This is an optimization exercise on Yosys and OpenROAD, whose aim is small area, a short achievable clock period and few clock cycles per item, not a production implementation. Some runs may be left out. An edit can pass the tests and still lose a function that they never use. No functional check of the RTL was part of any run shown here.

run_1/pdn.png
(1 px per µm) Pins as bars on the die edge. Tap cells in gray.
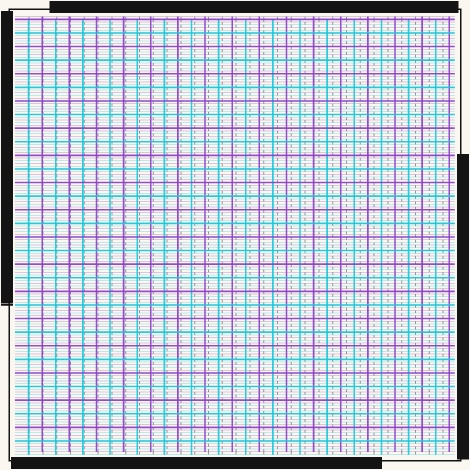
run_1/cell_classes.png
(1 px per µm)
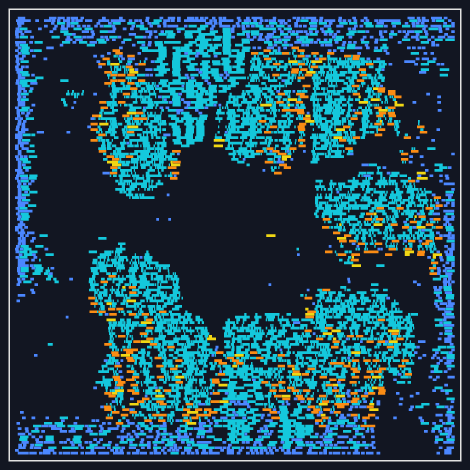
run_1/clock_map.png
(1 px per µm)
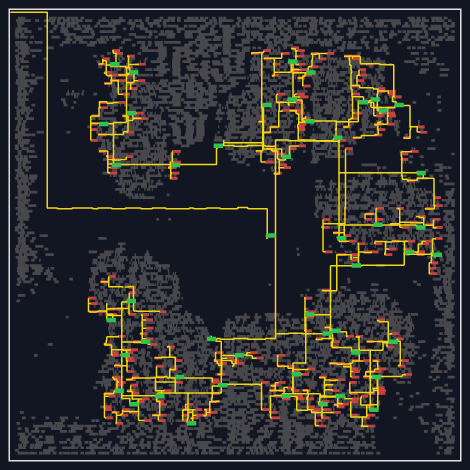
run_1/metal_stack.png
(1 px per µm) Only two layers are drawn.
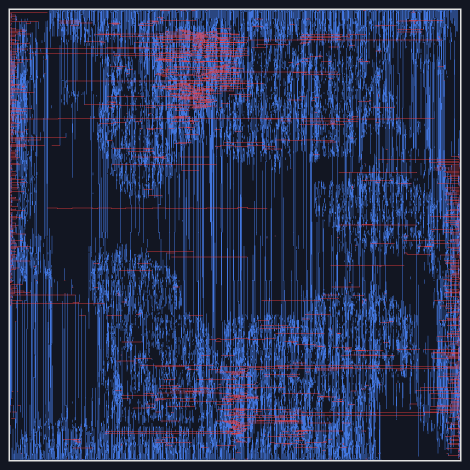
### flow/design.v
`timescale 1ns / 1ps
module PE_seq_flat #(
    parameter VECTOR_LENGTH = 16,
    parameter W = 8,
    parameter ACC_WIDTH = W+7
)(
    input clk,
    input reset,
    input start,
    input signed [W*VECTOR_LENGTH-1:0] in_vector_flat,
    input signed [W*VECTOR_LENGTH-1:0] weight_row_flat,
    input signed [W-1:0] bias,
    output reg signed [ACC_WIDTH-1:0] result,
    output reg done
);
    reg [$clog2(VECTOR_LENGTH)-1:0] index;
    reg signed [ACC_WIDTH-1:0] acc;
    reg signed [ACC_WIDTH-1:0] in_val;
    reg signed [ACC_WIDTH-1:0] w_val;
    function automatic signed [ACC_WIDTH-1:0] sign_extend;
        input signed [W-1:0] value;
        begin
            sign_extend = {{(ACC_WIDTH-W){value[W-1]}}, value};
        end
    endfunction
    always @(posedge clk) begin
    if (reset) begin
        index <= 0;
        acc <= 0;
        result <= 0;
        done <= 0;
    end else if (start) begin
        index <= 0;
        acc <= 0;
        done <= 0;
    end else if (!done) begin
        in_val = sign_extend(in_vector_flat[index*W +: W]);
        w_val = sign_extend(weight_row_flat[index*W +: W]);
        if (index == VECTOR_LENGTH-1) begin
            result <= (acc + in_val*w_val) + bias;
            done <= 1;
            acc <= acc+in_val*w_val;
        end else begin
            acc <= acc + in_val * w_val;
            index <= index + 1;
        end
    end
end
endmodule
`timescale 1ns / 1ps
module fc_layer1_flattened #(
    parameter IN_SIZE  = 16,
    parameter OUT_SIZE = 8,
    parameter W = 8,
    parameter ACC_WIDTH = W+7
)(
    input clk,
    input reset,
    input start,
    input signed [W*IN_SIZE-1:0] in_vector_flat,
    input signed [W*(OUT_SIZE*IN_SIZE)-1:0] weights_flat,
    input signed [W*OUT_SIZE-1:0] biases_flat,
    output reg signed [W*OUT_SIZE-1:0] out_vector_flat,
    output reg done
);
    localparam MAX_POS = (2 ** (W-1)) - 1;
    wire signed [W-1:0] biases [0:OUT_SIZE-1];
    genvar i;
    generate
        for (i = 0; i < OUT_SIZE; i = i + 1) begin : UNPACK_BIASES
            assign biases[i] = biases_flat[i*W +: W];
        end
    endgenerate
    wire signed [W*IN_SIZE-1:0] weight_rows [0:OUT_SIZE-1];
    genvar n;
    generate
        for (n = 0; n < OUT_SIZE; n = n + 1) begin : UNPACK_WEIGHTS
            assign weight_rows[n] = weights_flat[n*IN_SIZE*W +: IN_SIZE*W];
        end
    endgenerate
    wire signed [ACC_WIDTH-1:0] pe_result [0:OUT_SIZE-1];
    wire [OUT_SIZE-1:0] pe_done;
    genvar p;
    generate
        for (p = 0; p < OUT_SIZE; p = p + 1) begin : PE_INSTANCES
            PE_seq_flat #(IN_SIZE, W, ACC_WIDTH) pe_inst (
                .clk(clk),
                .reset(reset),
                .start(start),
                .in_vector_flat(in_vector_flat),
                .weight_row_flat(weight_rows[p]),
                .bias(biases[p]),
                .result(pe_result[p]),
                .done(pe_done[p])
            );
        end
    endgenerate
    integer j;
    always @(posedge clk) begin
    if (reset) begin
        out_vector_flat <= 0;
        done <= 0;
    end else if (start) begin
        done <= 0;
    end else if (&pe_done) begin
        for (j = 0; j < OUT_SIZE; j = j + 1) begin
            if ($signed(pe_result[j]) > 0) begin
                if (pe_result[j] > MAX_POS)
                    out_vector_flat[j*W +: W] <= MAX_POS;
                else
                    out_vector_flat[j*W +: W] <= pe_result[j][W-1:0];
            end else begin
                out_vector_flat[j*W +: W] <= 0;
            end
        end
        done <= 1;
    end
end
endmodule
### flow/run.sh
#!/bin/bash
# synth_recipe.tcl (not shown) runs the flow's synth.tcl, then flattens the netlist and writes it again
# the make line also repeats each setting of config.mk as NAME=value (left out here)
make -C /OpenROAD-flow-scripts/flow DESIGN_CONFIG=/design/flow/config.mk WORK_HOME=/design/flow/orfs CLKGATE_MAP_FILE= SYNTH_SCRIPT=/design/flow/synth_recipe.tcl finish
### flow/config.mk
export PLATFORM = sky130hd
export DESIGN_NAME = fc_layer1_flattened
export DESIGN_NICKNAME = fc_layer1_flattened
export VERILOG_FILES = /design/flow/design.v
export SDC_FILE = /design/flow/constraint.sdc
export NUM_CORES = 4
export LEC_CHECK = 0
export CAP_MARGIN = 20
export CORE_AREA = 5 5 445 445
export DIE_AREA = 0 0 450 450
export PLACE_DENSITY = 0.6
export SLEW_MARGIN = 20
### flow/constraint.sdc
create_clock -name core_clock -period 10.0 [get_ports {clk}]
set_input_delay 2.0000 -clock core_clock [delete_from_list [all_inputs] [get_ports {clk}]]
set_output_delay 2.0000 -clock core_clock [all_outputs]
set_load 0.01 [all_outputs]
==> metrics.csv, run 1 <==
stage,metric,value,unit
synthesis,yosys_warnings,2,
cells_and_area,n_all_buffers,1359,
worst_setup_path,critical_path.top_delay_family,adder cells,
timing,final.min_clock_period,9060,ps
place,io_buffers,1283,
timing,slew_headroom,0.319,
global_routing,gr-total-overflow,0,
synthesis,synth_compound_gate_area_share,0.0622,
synthesis,yosysTopAreaCellShare,0.260,
synthesis,synth_adder_area_share,0.294,
detailed_routing,wl_met2,127,mm
die,rows,161,
timing,hold_violations,0,
timing,post-route-period-util,0.906,
status,outcome,no timing/DRC/antenna violations,
timing,setup_ws,939,ps
clocking,clock-sinks,345,
worst_setup_path,crit_type,primary input to flop,
worst_setup_path,crit_slowest_cell,mux4_2,
detailed_routing,ant_nets,0,
clocking,cts_setup_buffers,0,
clocking,cts_buffer_depth,3,
hold_path,min_to,out_vector_flat[60]$_SDFFE_PP0P_,
cells_and_area,multi_input_cells,3902,
synthesis,synth-edff-count,0,
detailed_routing,vias,45900,
synthesis,synthMostInstantiatedCell,mux4_2,
cells_and_area,drive_gt1_frac,0.138,
worst_setup_path,critical-path-max-stage-delay,680,ps
place,place_inst,8695,
hold_path,hp-class,flop to flop,
synthesis,yosys.area_share.simple,0.120,
global_routing,grt_pass1_wl,345,mm
cells_and_area,fin_area,71200,µm²
timing,drv_slew,0,
clocking,clk_latency,640,ps
cells_and_area,nFillCells,18900,
cells_and_area,syn_to_final_growth,33.1,%
die,taps,2526,
cells_and_area,layout.cells.non_filler,8830,
clocking,holdBufCountCts,0,
global_routing,grt.busiest_layer,met2,
cells_and_area,seq_area,6990,µm²
timing,skew,39.2,ps
detailed_routing,wl_met3,15.3,mm
place,place_ws,329,ps
global_routing,met2_usage,0.426,
cells_and_area,seq_share,0.0981,
detailed_routing,first_pass_iters,5,
synthesis,synth-seq-cells,345,
worst_setup_path,critPathLaunchType,primary input,
timing,max_freq,0.110,GHz
timing,rsz0062_at_grt,no,
hold_path,hold_start,out_vector_flat[60]$_SDFFE_PP0P_,
cells_and_area,antenna_cells,44,
cells_and_area,final_common_cell,clkdlybuf4s50_1,
die,start_util,0.278,
global_routing,grt_pass1_vias,48200,
detailed_routing,post-route-drc-count,0,
cells_and_area,top_regs,"PE_INSTANCES.pe_inst.acc: 120 flops, PE_INSTANCES.pe_inst.result: 120 flops, out_vector_flat: 64 flops",
synthesis,synth.area.top_cells,"mux4_2, fa_1, dfxtp_1, ha_1, inv_1",
cells_and_area,multi_input_area_share,0.611,
worst_setup_path,cp.depth,27,
worst_setup_path,regToRegStartpoint,PE_INSTANCES[3].pe_inst.index[0]$_SDFFE_PP0P_,
job,drv_cap,0,
worst_setup_path,arrival,9510,ps
die,dieArea,203000,µm²
synthesis,synth_top_family_by_area,adder cells,
synthesis,synth_xor_area_frac,0.0473,
synthesis,synth_seq_area_share,0.129,
clocking,path_clk_slew,50,ps
synthesis,synth_top_area_cell,mux4_2,
Notes on pdn.png above:
Key: purple = VDD; cyan = VSS
162 met1 rails follow the rows. The core has 161 rows. 2526 tap cells. 32 straps on met4. 32 straps on met5.

Notes on cell_classes.png above:
Key: cyan = all other logic [cells 4465, share of their area 67%]; blue = other buffers and delay cells [cells 1359, share of their area 20%]; orange = flip-flops [cells 345, share of their area 10%]; yellow = clock drivers and dummy loads [cells 91, share of their area 2.7%]

Notes on clock_map.png above:
Key: green = cells driving clock nets [count 49]; red = flip-flops [count 345]; yellow = clock wires [length 7050 µm]
There are 50 routed clock nets.

Notes on metal_stack.png above:
Key: red = met3 [wire length 15300 µm]; blue = met2 [wire length 127 mm]

run_1/final_worst_path.png
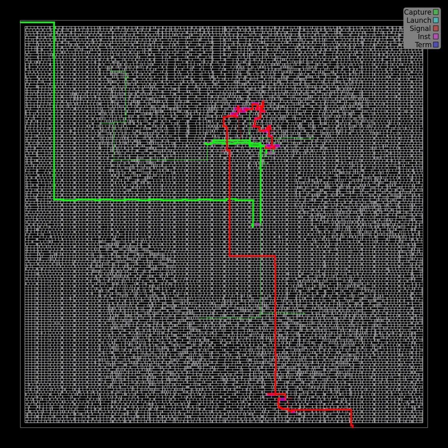

==> run 2: a larger rewrite; changed files in full <==
==> flow/design.v <==
`timescale 1ns / 1ps
module PE_seq_flat (
    input clk,
    input en,                       
    input fb_en,                    
    input last,                     
    input [127:0] weight_row_flat,
    input [15:0] b_one,      
    input [15:0] b_two,
    input [15:0] b_neg,
    input [7:0] bias,
    input [14:0] negk,
    output [7:0] result
);
    reg [14:0] acc_s, acc_c;
    wire [7:0] w0 = weight_row_flat[7:0];
    wire [7:0] w1 = weight_row_flat[15:8];
    wire [7:0] w2 = weight_row_flat[23:16];
    wire [7:0] w3 = weight_row_flat[31:24];
    wire [7:0] w4 = weight_row_flat[39:32];
    wire [7:0] w5 = weight_row_flat[47:40];
    wire [7:0] w6 = weight_row_flat[55:48];
    wire [7:0] w7 = weight_row_flat[63:56];
    wire [7:0] w8 = weight_row_flat[71:64];
    wire [7:0] w9 = weight_row_flat[79:72];
    wire [7:0] w10 = weight_row_flat[87:80];
    wire [7:0] w11 = weight_row_flat[95:88];
    wire [7:0] w12 = weight_row_flat[103:96];
    wire [7:0] w13 = weight_row_flat[111:104];
    wire [7:0] w14 = weight_row_flat[119:112];
    wire [7:0] w15 = weight_row_flat[127:120];
    wire [8:0] pp0_0 = ({9{b_one[0]}} & {w0[7], w0} | {9{b_two[0]}} & {w0, 1'b0}) ^ {9{b_neg[0]}};
    wire [8:0] pp0_1 = ({9{b_one[1]}} & {w1[7], w1} | {9{b_two[1]}} & {w1, 1'b0}) ^ {9{b_neg[1]}};
    wire [8:0] pp0_2 = ({9{b_one[2]}} & {w2[7], w2} | {9{b_two[2]}} & {w2, 1'b0}) ^ {9{b_neg[2]}};
    wire [8:0] pp0_3 = ({9{b_one[3]}} & {w3[7], w3} | {9{b_two[3]}} & {w3, 1'b0}) ^ {9{b_neg[3]}};
    wire [8:0] pp0_4 = ({9{b_one[4]}} & {w4[7], w4} | {9{b_two[4]}} & {w4, 1'b0}) ^ {9{b_neg[4]}};
    wire [8:0] pp0_5 = ({9{b_one[5]}} & {w5[7], w5} | {9{b_two[5]}} & {w5, 1'b0}) ^ {9{b_neg[5]}};
    wire [8:0] pp0_6 = ({9{b_one[6]}} & {w6[7], w6} | {9{b_two[6]}} & {w6, 1'b0}) ^ {9{b_neg[6]}};
    wire [8:0] pp0_7 = ({9{b_one[7]}} & {w7[7], w7} | {9{b_two[7]}} & {w7, 1'b0}) ^ {9{b_neg[7]}};
    wire [8:0] pp0_8 = ({9{b_one[8]}} & {w8[7], w8} | {9{b_two[8]}} & {w8, 1'b0}) ^ {9{b_neg[8]}};
    wire [8:0] pp0_9 = ({9{b_one[9]}} & {w9[7], w9} | {9{b_two[9]}} & {w9, 1'b0}) ^ {9{b_neg[9]}};
    wire [8:0] pp0_10 = ({9{b_one[10]}} & {w10[7], w10} | {9{b_two[10]}} & {w10, 1'b0}) ^ {9{b_neg[10]}};
    wire [8:0] pp0_11 = ({9{b_one[11]}} & {w11[7], w11} | {9{b_two[11]}} & {w11, 1'b0}) ^ {9{b_neg[11]}};
    wire [8:0] pp0_12 = ({9{b_one[12]}} & {w12[7], w12} | {9{b_two[12]}} & {w12, 1'b0}) ^ {9{b_neg[12]}};
    wire [8:0] pp0_13 = ({9{b_one[13]}} & {w13[7], w13} | {9{b_two[13]}} & {w13, 1'b0}) ^ {9{b_neg[13]}};
    wire [8:0] pp0_14 = ({9{b_one[14]}} & {w14[7], w14} | {9{b_two[14]}} & {w14, 1'b0}) ^ {9{b_neg[14]}};
    wire [8:0] pp0_15 = ({9{b_one[15]}} & {w15[7], w15} | {9{b_two[15]}} & {w15, 1'b0}) ^ {9{b_neg[15]}};
    wire [7:0] bg = {~bias[7] & last, bias[6:0] & {7{last}}};
    wire [12:0] fbs = acc_s[12:0] & {13{fb_en}};
    wire [12:0] fbc = acc_c[12:0] & {13{fb_en}};
    wire fs0 = negk[0] ^ bg[0] ^ pp0_0[0];
    wire fc0 = (negk[0] & bg[0]) | (negk[0] & pp0_0[0]) | (bg[0] & pp0_0[0]);
    wire fs1 = pp0_10[0] ^ pp0_11[0] ^ pp0_12[0];
    wire fc1 = (pp0_10[0] & pp0_11[0]) | (pp0_10[0] & pp0_12[0]) | (pp0_11[0] & pp0_12[0]);
    wire fs2 = pp0_13[0] ^ pp0_14[0] ^ pp0_15[0];
    wire fc2 = (pp0_13[0] & pp0_14[0]) | (pp0_13[0] & pp0_15[0]) | (pp0_14[0] & pp0_15[0]);
    wire fs3 = pp0_1[0] ^ pp0_2[0] ^ pp0_3[0];
    wire fc3 = (pp0_1[0] & pp0_2[0]) | (pp0_1[0] & pp0_3[0]) | (pp0_2[0] & pp0_3[0]);
    wire fs4 = pp0_4[0] ^ pp0_5[0] ^ pp0_6[0];
    wire fc4 = (pp0_4[0] & pp0_5[0]) | (pp0_4[0] & pp0_6[0]) | (pp0_5[0] & pp0_6[0]);
    wire fs5 = pp0_7[0] ^ pp0_8[0] ^ pp0_9[0];
    wire fc5 = (pp0_7[0] & pp0_8[0]) | (pp0_7[0] & pp0_9[0]) | (pp0_8[0] & pp0_9[0]);
    wire fs6 = fs0 ^ fs1 ^ fs2;
    wire fc6 = (fs0 & fs1) | (fs0 & fs2) | (fs1 & fs2);
    wire fs7 = fs3 ^ fs4 ^ fs5;
    wire fc7 = (fs3 & fs4) | (fs3 & fs5) | (fs4 & fs5);
    wire fs8 = negk[1] ^ bg[1] ^ pp0_0[1];
    wire fc8 = (negk[1] & bg[1]) | (negk[1] & pp0_0[1]) | (bg[1] & pp0_0[1]);
    wire fs9 = pp0_10[1] ^ pp0_11[1] ^ pp0_12[1];
    wire fc9 = (pp0_10[1] & pp0_11[1]) | (pp0_10[1] & pp0_12[1]) | (pp0_11[1] & pp0_12[1]);
    wire fs10 = pp0_13[1] ^ pp0_14[1] ^ pp0_15[1];
    wire fc10 = (pp0_13[1] & pp0_14[1]) | (pp0_13[1] & pp0_15[1]) | (pp0_14[1] & pp0_15[1]);
    wire fs11 = pp0_1[1] ^ pp0_2[1] ^ pp0_3[1];
    wire fc11 = (pp0_1[1] & pp0_2[1]) | (pp0_1[1] & pp0_3[1]) | (pp0_2[1] & pp0_3[1]);
    wire fs12 = pp0_4[1] ^ pp0_5[1] ^ pp0_6[1];
    wire fc12 = (pp0_4[1] & pp0_5[1]) | (pp0_4[1] & pp0_6[1]) | (pp0_5[1] & pp0_6[1]);
    wire fs13 = pp0_7[1] ^ pp0_8[1] ^ pp0_9[1];
    wire fc13 = (pp0_7[1] & pp0_8[1]) | (pp0_7[1] & pp0_9[1]) | (pp0_8[1] & pp0_9[1]);
    wire fs14 = fc0 ^ fc1 ^ fc2;
    wire fc14 = (fc0 & fc1) | (fc0 & fc2) | (fc1 & fc2);
    wire fs15 = fc3 ^ fc4 ^ fc5;
    wire fc15 = (fc3 & fc4) | (fc3 & fc5) | (fc4 & fc5);
    wire fs16 = fs10 ^ fs11 ^ fs12;
    wire fc16 = (fs10 & fs11) | (fs10 & fs12) | (fs11 & fs12);
    wire fs17 = fs13 ^ fs8 ^ fs9;
    wire fc17 = (fs13 & fs8) | (fs13 & fs9) | (fs8 & fs9);
    wire fs18 = fs14 ^ fs15 ^ fc6;
    wire fc18 = (fs14 & fs15) | (fs14 & fc6) | (fs15 & fc6);
    wire fs19 = fc7 ^ fs16 ^ fs17;
    wire fc19 = (fc7 & fs16) | (fc7 & fs17) | (fs16 & fs17);
    wire fs20 = negk[2] ^ fbc[0] ^ fbs[0];
    wire fc20 = (negk[2] & fbc[0]) | (negk[2] & fbs[0]) | (fbc[0] & fbs[0]);
    wire fs21 = fs20 ^ bg[2] ^ pp0_0[2];
    wire fc21 = (fs20 & bg[2]) | (fs20 & pp0_0[2]) | (bg[2] & pp0_0[2]);
    wire fs22 = pp0_10[2] ^ pp0_11[2] ^ pp0_12[2];
    wire fc22 = (pp0_10[2] & pp0_11[2]) | (pp0_10[2] & pp0_12[2]) | (pp0_11[2] & pp0_12[2]);
    wire fs23 = pp0_13[2] ^ pp0_14[2] ^ pp0_15[2];
    wire fc23 = (pp0_13[2] & pp0_14[2]) | (pp0_13[2] & pp0_15[2]) | (pp0_14[2] & pp0_15[2]);
    wire fs24 = pp0_1[2] ^ pp0_2[2] ^ pp0_3[2];
    wire fc24 = (pp0_1[2] & pp0_2[2]) | (pp0_1[2] & pp0_3[2]) | (pp0_2[2] & pp0_3[2]);
    wire fs25 = pp0_4[2] ^ pp0_5[2] ^ pp0_6[2];
    wire fc25 = (pp0_4[2] & pp0_5[2]) | (pp0_4[2] & pp0_6[2]) | (pp0_5[2] & pp0_6[2]);
    wire fs26 = pp0_7[2] ^ pp0_8[2] ^ pp0_9[2];
    wire fc26 = (pp0_7[2] & pp0_8[2]) | (pp0_7[2] & pp0_9[2]) | (pp0_8[2] & pp0_9[2]);
    wire fs27 = fc10 ^ fc11 ^ fc12;
    wire fc27 = (fc10 & fc11) | (fc10 & fc12) | (fc11 & fc12);
    wire fs28 = fc13 ^ fc8 ^ fc9;
    wire fc28 = (fc13 & fc8) | (fc13 & fc9) | (fc8 & fc9);
    wire fs29 = fs21 ^ fs22 ^ fs23;
    wire fc29 = (fs21 & fs22) | (fs21 & fs23) | (fs22 & fs23);
    wire fs30 = fs24 ^ fs25 ^ fs26;
    wire fc30 = (fs24 & fs25) | (fs24 & fs26) | (fs25 & fs26);
    wire fs31 = fc14 ^ fc15 ^ fs27;
    wire fc31 = (fc14 & fc15) | (fc14 & fs27) | (fc15 & fs27);
    wire fs32 = fs28 ^ fc16 ^ fc17;
    wire fc32 = (fs28 & fc16) | (fs28 & fc17) | (fc16 & fc17);
    wire fs33 = fs29 ^ fs30 ^ fc18;
    wire fc33 = (fs29 & fs30) | (fs29 & fc18) | (fs30 & fc18);
    wire fs34 = fs31 ^ fc19 ^ fs32;
    wire fc34 = (fs31 & fc19) | (fs31 & fs32) | (fc19 & fs32);
    wire fs35 = negk[3] ^ fbc[1] ^ fbs[1];
    wire fc35 = (negk[3] & fbc[1]) | (negk[3] & fbs[1]) | (fbc[1] & fbs[1]);
    wire fs36 = fc20 ^ fs35 ^ bg[3];
    wire fc36 = (fc20 & fs35) | (fc20 & bg[3]) | (fs35 & bg[3]);
    wire fs37 = fs36 ^ pp0_0[3] ^ pp0_10[3];
    wire fc37 = (fs36 & pp0_0[3]) | (fs36 & pp0_10[3]) | (pp0_0[3] & pp0_10[3]);
    wire fs38 = pp0_11[3] ^ pp0_12[3] ^ pp0_13[3];
    wire fc38 = (pp0_11[3] & pp0_12[3]) | (pp0_11[3] & pp0_13[3]) | (pp0_12[3] & pp0_13[3]);
    wire fs39 = pp0_14[3] ^ pp0_15[3] ^ pp0_1[3];
    wire fc39 = (pp0_14[3] & pp0_15[3]) | (pp0_14[3] & pp0_1[3]) | (pp0_15[3] & pp0_1[3]);
    wire fs40 = pp0_2[3] ^ pp0_3[3] ^ pp0_4[3];
    wire fc40 = (pp0_2[3] & pp0_3[3]) | (pp0_2[3] & pp0_4[3]) | (pp0_3[3] & pp0_4[3]);
    wire fs41 = pp0_5[3] ^ pp0_6[3] ^ pp0_7[3];
    wire fc41 = (pp0_5[3] & pp0_6[3]) | (pp0_5[3] & pp0_7[3]) | (pp0_6[3] & pp0_7[3]);
    wire fs42 = pp0_8[3] ^ pp0_9[3] ^ fc21;
    wire fc42 = (pp0_8[3] & pp0_9[3]) | (pp0_8[3] & fc21) | (pp0_9[3] & fc21);
    wire fs43 = fc22 ^ fc23 ^ fc24;
    wire fc43 = (fc22 & fc23) | (fc22 & fc24) | (fc23 & fc24);
    wire fs44 = fc25 ^ fc26 ^ fs37;
    wire fc44 = (fc25 & fc26) | (fc25 & fs37) | (fc26 & fs37);
    wire fs45 = fs38 ^ fs39 ^ fs40;
    wire fc45 = (fs38 & fs39) | (fs38 & fs40) | (fs39 & fs40);
    wire fs46 = fs41 ^ fc27 ^ fc28;
    wire fc46 = (fs41 & fc27) | (fs41 & fc28) | (fc27 & fc28);
    wire fs47 = fs42 ^ fs43 ^ fc29;
    wire fc47 = (fs42 & fs43) | (fs42 & fc29) | (fs43 & fc29);
    wire fs48 = fc30 ^ fs44 ^ fs45;
    wire fc48 = (fc30 & fs44) | (fc30 & fs45) | (fs44 & fs45);
    wire fs49 = fc31 ^ fs46 ^ fc32;
    wire fc49 = (fc31 & fs46) | (fc31 & fc32) | (fs46 & fc32);
    wire fs50 = fs47 ^ fs48 ^ fc33;
    wire fc50 = (fs47 & fs48) | (fs47 & fc33) | (fs48 & fc33);
    wire fs51 = fc34 ^ fs49 ^ fs50;
    wire fc51 = (fc34 & fs49) | (fc34 & fs50) | (fs49 & fs50);
    wire fs52 = negk[4] ^ fbc[2] ^ fbs[2];
    wire fc52 = (negk[4] & fbc[2]) | (negk[4] & fbs[2]) | (fbc[2] & fbs[2]);
    wire fs53 = fc35 ^ fs52 ^ bg[4];
    wire fc53 = (fc35 & fs52) | (fc35 & bg[4]) | (fs52 & bg[4]);
    wire fs54 = fc36 ^ fs53 ^ pp0_0[4];
    wire fc54 = (fc36 & fs53) | (fc36 & pp0_0[4]) | (fs53 & pp0_0[4]);
    wire fs55 = pp0_10[4] ^ pp0_11[4] ^ pp0_12[4];
    wire fc55 = (pp0_10[4] & pp0_11[4]) | (pp0_10[4] & pp0_12[4]) | (pp0_11[4] & pp0_12[4]);
    wire fs56 = pp0_13[4] ^ pp0_14[4] ^ pp0_15[4];
    wire fc56 = (pp0_13[4] & pp0_14[4]) | (pp0_13[4] & pp0_15[4]) | (pp0_14[4] & pp0_15[4]);
    wire fs57 = pp0_1[4] ^ pp0_2[4] ^ pp0_3[4];
    wire fc57 = (pp0_1[4] & pp0_2[4]) | (pp0_1[4] & pp0_3[4]) | (pp0_2[4] & pp0_3[4]);
    wire fs58 = pp0_4[4] ^ pp0_5[4] ^ pp0_6[4];
    wire fc58 = (pp0_4[4] & pp0_5[4]) | (pp0_4[4] & pp0_6[4]) | (pp0_5[4] & pp0_6[4]);
    wire fs59 = pp0_7[4] ^ pp0_8[4] ^ pp0_9[4];
    wire fc59 = (pp0_7[4] & pp0_8[4]) | (pp0_7[4] & pp0_9[4]) | (pp0_8[4] & pp0_9[4]);
    wire fs60 = fc37 ^ fc38 ^ fc39;
    wire fc60 = (fc37 & fc38) | (fc37 & fc39) | (fc38 & fc39);
    wire fs61 = fc40 ^ fc41 ^ fs54;
    wire fc61 = (fc40 & fc41) | (fc40 & fs54) | (fc41 & fs54);
    wire fs62 = fs55 ^ fs56 ^ fs57;
    wire fc62 = (fs55 & fs56) | (fs55 & fs57) | (fs56 & fs57);
    wire fs63 = fs58 ^ fs59 ^ fc42;
    wire fc63 = (fs58 & fs59) | (fs58 & fc42) | (fs59 & fc42);
    wire fs64 = fc43 ^ fs60 ^ fc44;
    wire fc64 = (fc43 & fs60) | (fc43 & fc44) | (fs60 & fc44);
    wire fs65 = fc45 ^ fs61 ^ fs62;
    wire fc65 = (fc45 & fs61) | (fc45 & fs62) | (fs61 & fs62);
    wire fs66 = fc46 ^ fs63 ^ fc47;
    wire fc66 = (fc46 & fs63) | (fc46 & fc47) | (fs63 & fc47);
    wire fs67 = fc48 ^ fs64 ^ fs65;
    wire fc67 = (fc48 & fs64) | (fc48 & fs65) | (fs64 & fs65);
    wire fs68 = fc49 ^ fs66 ^ fs67;
    wire fc68 = (fc49 & fs66) | (fc49 & fs67) | (fs66 & fs67);
    wire fs69 = fc50 ^ fs68 ^ fc51;
    wire fc69 = (fc50 & fs68) | (fc50 & fc51) | (fs68 & fc51);
    wire fs70 = negk[5] ^ fbc[3] ^ fbs[3];
    wire fc70 = (negk[5] & fbc[3]) | (negk[5] & fbs[3]) | (fbc[3] & fbs[3]);
    wire fs71 = fc52 ^ fs70 ^ bg[5];
    wire fc71 = (fc52 & fs70) | (fc52 & bg[5]) | (fs70 & bg[5]);
    wire fs72 = fc53 ^ fs71 ^ pp0_0[5];
    wire fc72 = (fc53 & fs71) | (fc53 & pp0_0[5]) | (fs71 & pp0_0[5]);
    wire fs73 = pp0_10[5] ^ pp0_11[5] ^ pp0_12[5];
    wire fc73 = (pp0_10[5] & pp0_11[5]) | (pp0_10[5] & pp0_12[5]) | (pp0_11[5] & pp0_12[5]);
    wire fs74 = pp0_13[5] ^ pp0_14[5] ^ pp0_15[5];
    wire fc74 = (pp0_13[5] & pp0_14[5]) | (pp0_13[5] & pp0_15[5]) | (pp0_14[5] & pp0_15[5]);
    wire fs75 = pp0_1[5] ^ pp0_2[5] ^ pp0_3[5];
    wire fc75 = (pp0_1[5] & pp0_2[5]) | (pp0_1[5] & pp0_3[5]) | (pp0_2[5] & pp0_3[5]);
    wire fs76 = pp0_4[5] ^ pp0_5[5] ^ pp0_6[5];
    wire fc76 = (pp0_4[5] & pp0_5[5]) | (pp0_4[5] & pp0_6[5]) | (pp0_5[5] & pp0_6[5]);
    wire fs77 = pp0_7[5] ^ pp0_8[5] ^ pp0_9[5];
    wire fc77 = (pp0_7[5] & pp0_8[5]) | (pp0_7[5] & pp0_9[5]) | (pp0_8[5] & pp0_9[5]);
    wire fs78 = fc54 ^ fc55 ^ fc56;
    wire fc78 = (fc54 & fc55) | (fc54 & fc56) | (fc55 & fc56);
    wire fs79 = fc57 ^ fc58 ^ fc59;
    wire fc79 = (fc57 & fc58) | (fc57 & fc59) | (fc58 & fc59);
    wire fs80 = fs72 ^ fs73 ^ fs74;
    wire fc80 = (fs72 & fs73) | (fs72 & fs74) | (fs73 & fs74);
    wire fs81 = fs75 ^ fs76 ^ fs77;
    wire fc81 = (fs75 & fs76) | (fs75 & fs77) | (fs76 & fs77);
    wire fs82 = fc60 ^ fs78 ^ fs79;
    wire fc82 = (fc60 & fs78) | (fc60 & fs79) | (fs78 & fs79);
    wire fs83 = fc61 ^ fc62 ^ fs80;
    wire fc83 = (fc61 & fc62) | (fc61 & fs80) | (fc62 & fs80);
    wire fs84 = fs81 ^ fc63 ^ fc64;
    wire fc84 = (fs81 & fc63) | (fs81 & fc64) | (fc63 & fc64);
    wire fs85 = fs82 ^ fc65 ^ fs83;
    wire fc85 = (fs82 & fc65) | (fs82 & fs83) | (fc65 & fs83);
    wire fs86 = fc66 ^ fs84 ^ fc67;
    wire fc86 = (fc66 & fs84) | (fc66 & fc67) | (fs84 & fc67);
    wire fs87 = fs85 ^ fc68 ^ fs86;
    wire fc87 = (fs85 & fc68) | (fs85 & fs86) | (fc68 & fs86);
    wire fs88 = negk[6] ^ fbc[4] ^ fbs[4];
    wire fc88 = (negk[6] & fbc[4]) | (negk[6] & fbs[4]) | (fbc[4] & fbs[4]);
    wire fs89 = fc70 ^ fs88 ^ bg[6];
    wire fc89 = (fc70 & fs88) | (fc70 & bg[6]) | (fs88 & bg[6]);
    wire fs90 = fc71 ^ fs89 ^ pp0_0[6];
    wire fc90 = (fc71 & fs89) | (fc71 & pp0_0[6]) | (fs89 & pp0_0[6]);
    wire fs91 = pp0_10[6] ^ pp0_11[6] ^ pp0_12[6];
    wire fc91 = (pp0_10[6] & pp0_11[6]) | (pp0_10[6] & pp0_12[6]) | (pp0_11[6] & pp0_12[6]);
    wire fs92 = pp0_13[6] ^ pp0_14[6] ^ pp0_15[6];
    wire fc92 = (pp0_13[6] & pp0_14[6]) | (pp0_13[6] & pp0_15[6]) | (pp0_14[6] & pp0_15[6]);
    wire fs93 = pp0_1[6] ^ pp0_2[6] ^ pp0_3[6];
    wire fc93 = (pp0_1[6] & pp0_2[6]) | (pp0_1[6] & pp0_3[6]) | (pp0_2[6] & pp0_3[6]);
    wire fs94 = pp0_4[6] ^ pp0_5[6] ^ pp0_6[6];
    wire fc94 = (pp0_4[6] & pp0_5[6]) | (pp0_4[6] & pp0_6[6]) | (pp0_5[6] & pp0_6[6]);
    wire fs95 = pp0_7[6] ^ pp0_8[6] ^ pp0_9[6];
    wire fc95 = (pp0_7[6] & pp0_8[6]) | (pp0_7[6] & pp0_9[6]) | (pp0_8[6] & pp0_9[6]);
    wire fs96 = fc72 ^ fc73 ^ fc74;
    wire fc96 = (fc72 & fc73) | (fc72 & fc74) | (fc73 & fc74);
    wire fs97 = fc75 ^ fc76 ^ fc77;
    wire fc97 = (fc75 & fc76) | (fc75 & fc77) | (fc76 & fc77);
    wire fs98 = fs90 ^ fs91 ^ fs92;
    wire fc98 = (fs90 & fs91) | (fs90 & fs92) | (fs91 & fs92);
    wire fs99 = fs93 ^ fs94 ^ fs95;
    wire fc99 = (fs93 & fs94) | (fs93 & fs95) | (fs94 & fs95);
    wire fs100 = fc78 ^ fc79 ^ fs96;
    wire fc100 = (fc78 & fc79) | (fc78 & fs96) | (fc79 & fs96);
    wire fs101 = fs97 ^ fc80 ^ fc81;
    wire fc101 = (fs97 & fc80) | (fs97 & fc81) | (fc80 & fc81);
    wire fs102 = fs98 ^ fs99 ^ fc82;
    wire fc102 = (fs98 & fs99) | (fs98 & fc82) | (fs99 & fc82);
    wire fs103 = fs100 ^ fc83 ^ fs101;
    wire fc103 = (fs100 & fc83) | (fs100 & fs101) | (fc83 & fs101);
    wire fs104 = fc84 ^ fs102 ^ fc85;
    wire fc104 = (fc84 & fs102) | (fc84 & fc85) | (fs102 & fc85);
    wire fs105 = fs103 ^ fc86 ^ fs104;
    wire fc105 = (fs103 & fc86) | (fs103 & fs104) | (fc86 & fs104);
    wire fs106 = negk[7] ^ fbc[5] ^ fbs[5];
    wire fc106 = (negk[7] & fbc[5]) | (negk[7] & fbs[5]) | (fbc[5] & fbs[5]);
    wire fs107 = fc88 ^ fs106 ^ bg[7];
    wire fc107 = (fc88 & fs106) | (fc88 & bg[7]) | (fs106 & bg[7]);
    wire fs108 = fc89 ^ fs107 ^ pp0_0[7];
    wire fc108 = (fc89 & fs107) | (fc89 & pp0_0[7]) | (fs107 & pp0_0[7]);
    wire fs109 = pp0_10[7] ^ pp0_11[7] ^ pp0_12[7];
    wire fc109 = (pp0_10[7] & pp0_11[7]) | (pp0_10[7] & pp0_12[7]) | (pp0_11[7] & pp0_12[7]);
    wire fs110 = pp0_13[7] ^ pp0_14[7] ^ pp0_15[7];
    wire fc110 = (pp0_13[7] & pp0_14[7]) | (pp0_13[7] & pp0_15[7]) | (pp0_14[7] & pp0_15[7]);
    wire fs111 = pp0_1[7] ^ pp0_2[7] ^ pp0_3[7];
    wire fc111 = (pp0_1[7] & pp0_2[7]) | (pp0_1[7] & pp0_3[7]) | (pp0_2[7] & pp0_3[7]);
    wire fs112 = pp0_4[7] ^ pp0_5[7] ^ pp0_6[7];
    wire fc112 = (pp0_4[7] & pp0_5[7]) | (pp0_4[7] & pp0_6[7]) | (pp0_5[7] & pp0_6[7]);
    wire fs113 = pp0_7[7] ^ pp0_8[7] ^ pp0_9[7];
    wire fc113 = (pp0_7[7] & pp0_8[7]) | (pp0_7[7] & pp0_9[7]) | (pp0_8[7] & pp0_9[7]);
    wire fs114 = fc90 ^ fc91 ^ fc92;
    wire fc114 = (fc90 & fc91) | (fc90 & fc92) | (fc91 & fc92);
    wire fs115 = fc93 ^ fc94 ^ fc95;
    wire fc115 = (fc93 & fc94) | (fc93 & fc95) | (fc94 & fc95);
    wire fs116 = fs108 ^ fs109 ^ fs110;
    wire fc116 = (fs108 & fs109) | (fs108 & fs110) | (fs109 & fs110);
    wire fs117 = fs111 ^ fs112 ^ fs113;
    wire fc117 = (fs111 & fs112) | (fs111 & fs113) | (fs112 & fs113);
    wire fs118 = fc96 ^ fc97 ^ fs114;
    wire fc118 = (fc96 & fc97) | (fc96 & fs114) | (fc97 & fs114);
    wire fs119 = fs115 ^ fc98 ^ fc99;
    wire fc119 = (fs115 & fc98) | (fs115 & fc99) | (fc98 & fc99);
    wire fs120 = fs116 ^ fs117 ^ fc100;
    wire fc120 = (fs116 & fs117) | (fs116 & fc100) | (fs117 & fc100);
    wire fs121 = fc101 ^ fs118 ^ fs119;
    wire fc121 = (fc101 & fs118) | (fc101 & fs119) | (fs118 & fs119);
    wire fs122 = fc102 ^ fs120 ^ fc103;
    wire fc122 = (fc102 & fs120) | (fc102 & fc103) | (fs120 & fc103);
    wire fs123 = fs121 ^ fc104 ^ fs122;
    wire fc123 = (fs121 & fc104) | (fs121 & fs122) | (fc104 & fs122);
    wire fs124 = negk[8] ^ fbc[6] ^ fbs[6];
    wire fc124 = (negk[8] & fbc[6]) | (negk[8] & fbs[6]) | (fbc[6] & fbs[6]);
    wire fs125 = fc106 ^ fs124 ^ fc107;
    wire fc125 = (fc106 & fs124) | (fc106 & fc107) | (fs124 & fc107);
    wire fs126 = fs125 ^ ~pp0_0[8] ^ ~pp0_10[8];
    wire fc126 = (fs125 & ~pp0_0[8]) | (fs125 & ~pp0_10[8]) | (~pp0_0[8] & ~pp0_10[8]);
    wire fs127 = ~pp0_11[8] ^ ~pp0_12[8] ^ ~pp0_13[8];
    wire fc127 = (~pp0_11[8] & ~pp0_12[8]) | (~pp0_11[8] & ~pp0_13[8]) | (~pp0_12[8] & ~pp0_13[8]);
    wire fs128 = ~pp0_14[8] ^ ~pp0_15[8] ^ ~pp0_1[8];
    wire fc128 = (~pp0_14[8] & ~pp0_15[8]) | (~pp0_14[8] & ~pp0_1[8]) | (~pp0_15[8] & ~pp0_1[8]);
    wire fs129 = ~pp0_2[8] ^ ~pp0_3[8] ^ ~pp0_4[8];
    wire fc129 = (~pp0_2[8] & ~pp0_3[8]) | (~pp0_2[8] & ~pp0_4[8]) | (~pp0_3[8] & ~pp0_4[8]);
    wire fs130 = ~pp0_5[8] ^ ~pp0_6[8] ^ ~pp0_7[8];
    wire fc130 = (~pp0_5[8] & ~pp0_6[8]) | (~pp0_5[8] & ~pp0_7[8]) | (~pp0_6[8] & ~pp0_7[8]);
    wire fs131 = ~pp0_8[8] ^ ~pp0_9[8] ^ fc108;
    wire fc131 = (~pp0_8[8] & ~pp0_9[8]) | (~pp0_8[8] & fc108) | (~pp0_9[8] & fc108);
    wire fs132 = fc109 ^ fc110 ^ fc111;
    wire fc132 = (fc109 & fc110) | (fc109 & fc111) | (fc110 & fc111);
    wire fs133 = fc112 ^ fc113 ^ fs126;
    wire fc133 = (fc112 & fc113) | (fc112 & fs126) | (fc113 & fs126);
    wire fs134 = fs127 ^ fs128 ^ fs129;
    wire fc134 = (fs127 & fs128) | (fs127 & fs129) | (fs128 & fs129);
    wire fs135 = fs130 ^ fc114 ^ fc115;
    wire fc135 = (fs130 & fc114) | (fs130 & fc115) | (fc114 & fc115);
    wire fs136 = fs131 ^ fs132 ^ fc116;
    wire fc136 = (fs131 & fs132) | (fs131 & fc116) | (fs132 & fc116);
    wire fs137 = fc117 ^ fs133 ^ fs134;
    wire fc137 = (fc117 & fs133) | (fc117 & fs134) | (fs133 & fs134);
    wire fs138 = fc118 ^ fs135 ^ fc119;
    wire fc138 = (fc118 & fs135) | (fc118 & fc119) | (fs135 & fc119);
    wire fs139 = fs136 ^ fs137 ^ fc120;
    wire fc139 = (fs136 & fs137) | (fs136 & fc120) | (fs137 & fc120);
    wire fs140 = fc121 ^ fs138 ^ fs139;
    wire fc140 = (fc121 & fs138) | (fc121 & fs139) | (fs138 & fs139);
    wire fs141 = fc122 ^ fs140 ^ fc123;
    wire fc141 = (fc122 & fs140) | (fc122 & fc123) | (fs140 & fc123);
    wire fs142 = negk[9] ^ fbc[7] ^ fbs[7];
    wire fc142 = (negk[9] & fbc[7]) | (negk[9] & fbs[7]) | (fbc[7] & fbs[7]);
    wire fs143 = fc124 ^ fs142 ^ fc125;
    wire fc143 = (fc124 & fs142) | (fc124 & fc125) | (fs142 & fc125);
    wire fs144 = fs143 ^ fc126 ^ fc127;
    wire fc144 = (fs143 & fc126) | (fs143 & fc127) | (fc126 & fc127);
    wire fs145 = fc128 ^ fc129 ^ fc130;
    wire fc145 = (fc128 & fc129) | (fc128 & fc130) | (fc129 & fc130);
    wire fs146 = fc131 ^ fc132 ^ fc133;
    wire fc146 = (fc131 & fc132) | (fc131 & fc133) | (fc132 & fc133);
    wire fs147 = fc134 ^ fs144 ^ fs145;
    wire fc147 = (fc134 & fs144) | (fc134 & fs145) | (fs144 & fs145);
    wire fs148 = fc135 ^ fc136 ^ fc137;
    wire fc148 = (fc135 & fc136) | (fc135 & fc137) | (fc136 & fc137);
    wire fs149 = fs146 ^ fs147 ^ fc138;
    wire fc149 = (fs146 & fs147) | (fs146 & fc138) | (fs147 & fc138);
    wire fs150 = fs148 ^ fc139 ^ fs149;
    wire fc150 = (fs148 & fc139) | (fs148 & fs149) | (fc139 & fs149);
    wire fs151 = fc140 ^ fs150 ^ fc141;
    wire fc151 = (fc140 & fs150) | (fc140 & fc141) | (fs150 & fc141);
    wire fs152 = negk[10] ^ fbc[8] ^ fbs[8];
    wire fc152 = (negk[10] & fbc[8]) | (negk[10] & fbs[8]) | (fbc[8] & fbs[8]);
    wire fs153 = fc142 ^ fs152 ^ fc143;
    wire fc153 = (fc142 & fs152) | (fc142 & fc143) | (fs152 & fc143);
    wire fs154 = fs153 ^ fc144 ^ fc145;
    wire fc154 = (fs153 & fc144) | (fs153 & fc145) | (fc144 & fc145);
    wire fs155 = fc146 ^ fc147 ^ fs154;
    wire fc155 = (fc146 & fc147) | (fc146 & fs154) | (fc147 & fs154);
    wire fs156 = fc148 ^ fs155 ^ fc149;
    wire fc156 = (fc148 & fs155) | (fc148 & fc149) | (fs155 & fc149);
    wire fs157 = fc150 ^ fs156 ^ fc151;
    wire fc157 = (fc150 & fs156) | (fc150 & fc151) | (fs156 & fc151);
    wire fs158 = negk[11] ^ fbc[9] ^ fbs[9];
    wire fc158 = (negk[11] & fbc[9]) | (negk[11] & fbs[9]) | (fbc[9] & fbs[9]);
    wire fs159 = fc152 ^ fs158 ^ fc153;
    wire fc159 = (fc152 & fs158) | (fc152 & fc153) | (fs158 & fc153);
    wire fs160 = fs159 ^ fc154 ^ fc155;
    wire fc160 = (fs159 & fc154) | (fs159 & fc155) | (fc154 & fc155);
    wire fs161 = fs160 ^ fc156 ^ fc157;
    wire fc161 = (fs160 & fc156) | (fs160 & fc157) | (fc156 & fc157);
    wire fs162 = negk[12] ^ fbc[10] ^ fbs[10];
    wire fc162 = (negk[12] & fbc[10]) | (negk[12] & fbs[10]) | (fbc[10] & fbs[10]);
    wire fs163 = fc158 ^ fs162 ^ fc159;
    wire fc163 = (fc158 & fs162) | (fc158 & fc159) | (fs162 & fc159);
    wire fs164 = fs163 ^ fc160 ^ fc161;
    wire fc164 = (fs163 & fc160) | (fs163 & fc161) | (fc160 & fc161);
    wire fs165 = negk[13] ^ fbc[11] ^ fbs[11];
    wire fc165 = (negk[13] & fbc[11]) | (negk[13] & fbs[11]) | (fbc[11] & fbs[11]);
    wire fs166 = fc162 ^ fs165 ^ fc163;
    wire fc166 = (fc162 & fs165) | (fc162 & fc163) | (fs165 & fc163);
    wire fs167 = negk[14] ^ fbc[12] ^ fbs[12];
    wire fc167 = (negk[14] & fbc[12]) | (negk[14] & fbs[12]) | (fbc[12] & fbs[12]);
    wire fs168 = fc165 ^ fs167 ^ fc166;
    wire fc168 = (fc165 & fs167) | (fc165 & fc166) | (fs167 & fc166);
    wire [14:0] ts = {fs168, fs166, fs164, fs161, fs157, fs151, fs141, fc105, fc87, fs87, fs69, fs51, fs33, fs18, fs6};
    wire [14:0] tc = {1'b0, fc164, 1'b0, 1'b0, 1'b0, 1'b0, 1'b0, fs123, fs105, fc69, 1'b0, 1'b0, fs34, fs19, fs7};
    always @(posedge clk) begin
        if (en) begin
            acc_s <= ts;
            acc_c <= tc;
        end
    end
    wire [14:0] r = acc_s + acc_c;
    assign result = r[14] ? 8'd0 : (|r[13:7]) ? 8'd127 : {1'b0, r[6:0]};
endmodule
`timescale 1ns / 1ps
module fc_layer1_flattened #(
    parameter IN_SIZE  = 16,
    parameter OUT_SIZE = 8,
    parameter W = 8,
    parameter ACC_WIDTH = W+7
)(
    input clk,
    input reset,
    input start,
    input signed [W*IN_SIZE-1:0] in_vector_flat,
    input signed [W*(OUT_SIZE*IN_SIZE)-1:0] weights_flat,
    input signed [W*OUT_SIZE-1:0] biases_flat,
    output reg signed [W*OUT_SIZE-1:0] out_vector_flat,
    output reg done
);
    reg [1:0] cnt;      
    reg run;                
    reg [14:0] negk;        
    wire first = (cnt == 0);
    wire lastc = (cnt == 3);
    wire en = start | run;
    wire [1:0] cnt_n = reset ? 2'd0 : start ? (first ? 2'd1 : 2'd0) :
                        (run ? (lastc ? 2'd0 : cnt + 2'd1) : cnt);
    wire [15:0] b_one, b_two, b_neg;
    wire [15:0] nsum [0:3];
    genvar gi;
    generate
        for (gi = 0; gi < 16; gi = gi + 1) begin : ENC
            wire [7:0] x = in_vector_flat[gi*8 +: 8];
            wire [8:0] xe = {x, 1'b0};
            wire [2:0] t0 = (cnt == 2'd0) ? xe[8:6] : (cnt == 2'd1) ? xe[6:4] : (cnt == 2'd2) ? xe[4:2] : xe[2:0];
            assign b_one[0+gi] = t0[1] ^ t0[0];
            assign b_two[0+gi] = (t0[2] & ~t0[1] & ~t0[0]) | (~t0[2] & t0[1] & t0[0]);
            assign b_neg[0+gi] = t0[2];
            assign nsum[0][gi] = x[1];
            assign nsum[1][gi] = x[3];
            assign nsum[2][gi] = x[5];
            assign nsum[3][gi] = x[7];
        end
    endgenerate
    function automatic [14:0] popw;
        input [15:0] v;
        integer q;
        begin
            popw = 15'd0;
            for (q = 0; q < 16; q = q + 1) popw = popw + {14'd0, v[q]};
        end
    endfunction
    wire [14:0] negk_x = popw(nsum[0]) + (popw(nsum[1]) << 2) + (popw(nsum[2]) << 4) +
                         (popw(nsum[3]) << 6) + 15'd12160;
    always @(posedge clk) begin
        if (reset) begin
            run <= 1'b0;
            done <= 1'b0;
        end else if (start) begin
            run <= 1'b1;
            done <= 1'b0;
        end else if (run) begin
            if (lastc) begin
                run <= 1'b0;
                done <= 1'b1;
            end
        end
        cnt <= cnt_n;
        negk <= (cnt_n == 2'd3) ? negk_x : 15'd0;
    end
    wire [7:0] res [0:7];
    genvar gn;
    generate
        for (gn = 0; gn < 8; gn = gn + 1) begin : PE_INSTANCES
            PE_seq_flat pe_inst (
                .clk(clk),
                .en(en),
                .fb_en(~first),
                .last(lastc),
                .weight_row_flat(weights_flat[gn*128 +: 128]),
                .b_one(b_one),
                .b_two(b_two),
                .b_neg(b_neg),
                .bias(biases_flat[gn*8 +: 8]),
                .negk(negk),
                .result(res[gn])
            );
        end
    endgenerate
    integer j;
    always @(*) begin
        for (j = 0; j < 8; j = j + 1)
            out_vector_flat[j*8 +: 8] = res[j];
    end
endmodule
run_2/final_worst_path.png
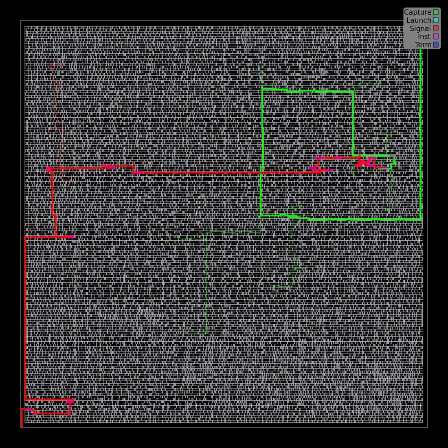
Tmin final: 9780 ps
Final Non-Filler Cells: 13.0k
TNS Setup: 0 ps

run_2/clock_map.png
(1 px per µm)
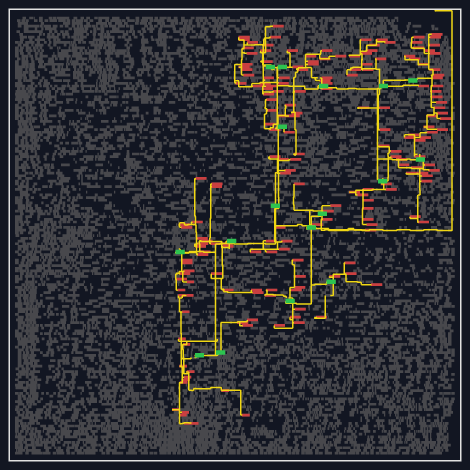
Setup Skew: 28.7 ps

==> metrics.csv, run 2 <==
stage,metric,value,unit,change
synthesis,syn_area,76000,µm²,
synthesis,synthFlopType,edfxtp_1,,
timing,drv_slew,0,,unchanged
timing,post-route-period-util,0.978,,+0.0720
worst_setup_path,critPathBufInv,9,,
detailed_routing,routedWlPerCell,42.9,µm,
cells_and_area,largest_reg_flops,120,,
place,place_ws,-227,ps,-555 ps
worst_setup_path,worstSetupStartpoint,in_vector_flat[52],,
die,core_region_area,193000,µm²,
timing,slew_headroom,0.241,,-0.0784
cells_and_area,multi_input_cells,6581,,+69%
synthesis,synth_compound_gate_area_share,0.229,,+0.166
cells_and_area,multi_input_area_share,0.631,,+0.0203
clocking,holdBufCountCts,0,,unchanged
cells_and_area,inverters_excl_clock,1540,,
detailed_routing,post-route-drc-count,0,,unchanged
cells_and_area,buf_share,0.210,,
clocking,cts-htree-levels,4,,
synthesis,synth_mux_area_frac,0.0138,,
worst_setup_path,crit_path_max_fanout,22,,
synthesis,synth_adder_area_share,0.378,,+0.0837
synthesis,synth_top_area_cell,fa_1,,
clocking,cts_setup_buffers,0,,unchanged
synthesis,synth_seq_area_share,0.0746,,-0.0545
synthesis,synthMostInstantiatedCell,inv_1,,
cells_and_area,largest_class,multi-input combinational cells,,
cells_and_area,fin_area,97400,µm²,+37%
global_routing,grt_pass1_vias,80700,,+67%
cells_and_area,layout_common_cells,"inv_1, fa_1, clkdlybuf4s50_1, nor2_1, nand2_1",,
worst_setup_path,critical_path.top_delay_family,adder cells,,
detailed_routing,wl_met2,219,mm,+72%
die,start_util,0.395,,+0.117
hold_path,whs_path_depth,2,,
detailed_routing,wl_met3,79.3,mm,+420%
cells_and_area,drive_gt1_frac,0.0911,,-0.0473
job,drv_cap,0,,unchanged
worst_setup_path,cp.depth,26,,-3.7%
status,outcome,no timing/DRC/antenna violations,,
synthesis,synthArstFlopShare,0,,
die,taps,2526,,unchanged
synthesis,synth_top_family_by_area,adder cells,,
cells_and_area,seq_area,5670,µm²,-19%
place,io_buffers,1275,,-0.62%
cells_and_area,final_common_cell,inv_1,,
worst_setup_path,crit_type,primary input to flop,,
detailed_routing,drt_iter0_drc,14900,,
clocking,cts_buffer_depth,2,,-1
detailed_routing,vias_per_cell,6.63,,
timing,max_freq,0.102,GHz,-7.4%
detailed_routing,first_pass_iters,10,,+5
worst_setup_path,critical-path-max-stage-delay,770,ps,+90 ps
worst_setup_path,reg2reg_slack,540,ps,
timing,whs,520,ps,
hold_path,hp-class,flop to flop,,
synthesis,ys_types,95,,
worst_setup_path,critPathLaunchType,primary input,,
place,placed_area,96500,µm²,
synthesis,avgSynthCellArea,8.40,µm²,
cells_and_area,seq_cells,195,,
cells_and_area,fin_util,0.506,,
detailed_routing,dr.max_layer_used,met5,,
hold_path,hold_start,done$_SDFFE_PP0P_,,
detailed_routing,vias,86100,,+88%
die,dieArea,203000,µm²,unchanged
cells_and_area,n_all_buffers,2038,,+50%
place,place_inst,12900,,+48%
synthesis,yosys_warnings,2,,unchanged
worst_setup_path,reg2reg_depth,27,,
clocking,clk_latency,570,ps,-70 ps
detailed_routing,ant_nets,0,,unchanged
die,rows,161,,unchanged
synthesis,synth-seq-cells,195,,-43%
synthesis,synth_xor_area_frac,0.0258,,-0.0215
synthesis,synth-edff-count,176,,+176
worst_setup_path,cp.required,10310,ps,
synthesis,yosys-top-cells-count,"inv_1, fa_1, nor2_1",,
cells_and_area,nFillCells,18300,,-3.0%
cells_and_area,syn_to_final_growth,28.2,%,
synthesis,synth.area.top_cells,"fa_1, inv_1, edfxtp_1, o311ai_0, or3_1",,
worst_setup_path,arrival,10090,ps,+580 ps
cells_and_area,seq_share,0.0583,,-0.0398
worst_setup_path,cp_common_cell,fa_1,,
global_routing,met2_usage,0.737,,+0.311
global_routing,gr-total-overflow,0,,unchanged
global_routing,gr-usage-met3,0.213,,
place,hpwlAfterDp,490,mm,
global_routing,grt.busiest_layer,met2,,
cells_and_area,antenna_cells,84,,+91%
cells_and_area,multi_input_comb_area,61500,µm²,
global_routing,track_usage,0.531,,
worst_setup_path,regToRegStartpoint,cnt[0]$_DFF_P_,,
timing,setup_ws,219,ps,-720 ps
timing,rsz0062_at_grt,no,,
clocking,clock-sinks,195,,-43%
synthesis,yosysTopAreaCellShare,0.353,,+0.0933
worst_setup_path,end_kind,flop,,
worst_setup_path,crit_slowest_cell,a211oi_4,,
place,gp_congestion,1.15,,
clocking,cts_resized,0,,
hold_path,min_to,done$_SDFFE_PP0P_,,
timing,hold_violations,0,,unchanged
clocking,path_clk_slew,100,ps,+50 ps
global_routing,grt_pass1_wl,726,mm,+110%
clocking,numCtsBuffers,17,,
detailed_routing,wl,558,mm,
global_routing,met1_usage,0.621,,
cells_and_area,top_regs,"PE_INSTANCES.pe_inst.acc_s: 120 flops, PE_INSTANCES.pe_inst.acc_c: 56 flops, negk: 15 flops",,
synthesis,yosys.area_share.simple,0.159,,+0.0384

port drivers added, routing unchanged:
The flow's constraints put no driver on any port. The routed layouts listed below were extracted and timed again, unchanged, in two steps. Step 1, drivers: a clkbuf_16 drives clk and a buf_2 each remaining input, both assumed. Step 2 also shifts input and output timing later by t, the mid clock arrival at the registers, as if the neighbouring blocks saw the same clock. Three values: no drivers, after step 1, after step 2; two values: the first two.
run	t (ns)	setup slack, ns	clock arrival spread, ns
run 1	0.718	0.939 / 0.959 / 0.241	0.040 / 0.040
run 2	0.646	0.219 / 0.273 / -0.373	0.030 / 0.030
Met with ideal ports but missed after step 2: setup timing in run 2. For run 1, which loses most, drivers alone change the setup slack by +0.020 ns; drivers and shift together by -0.698 ns.
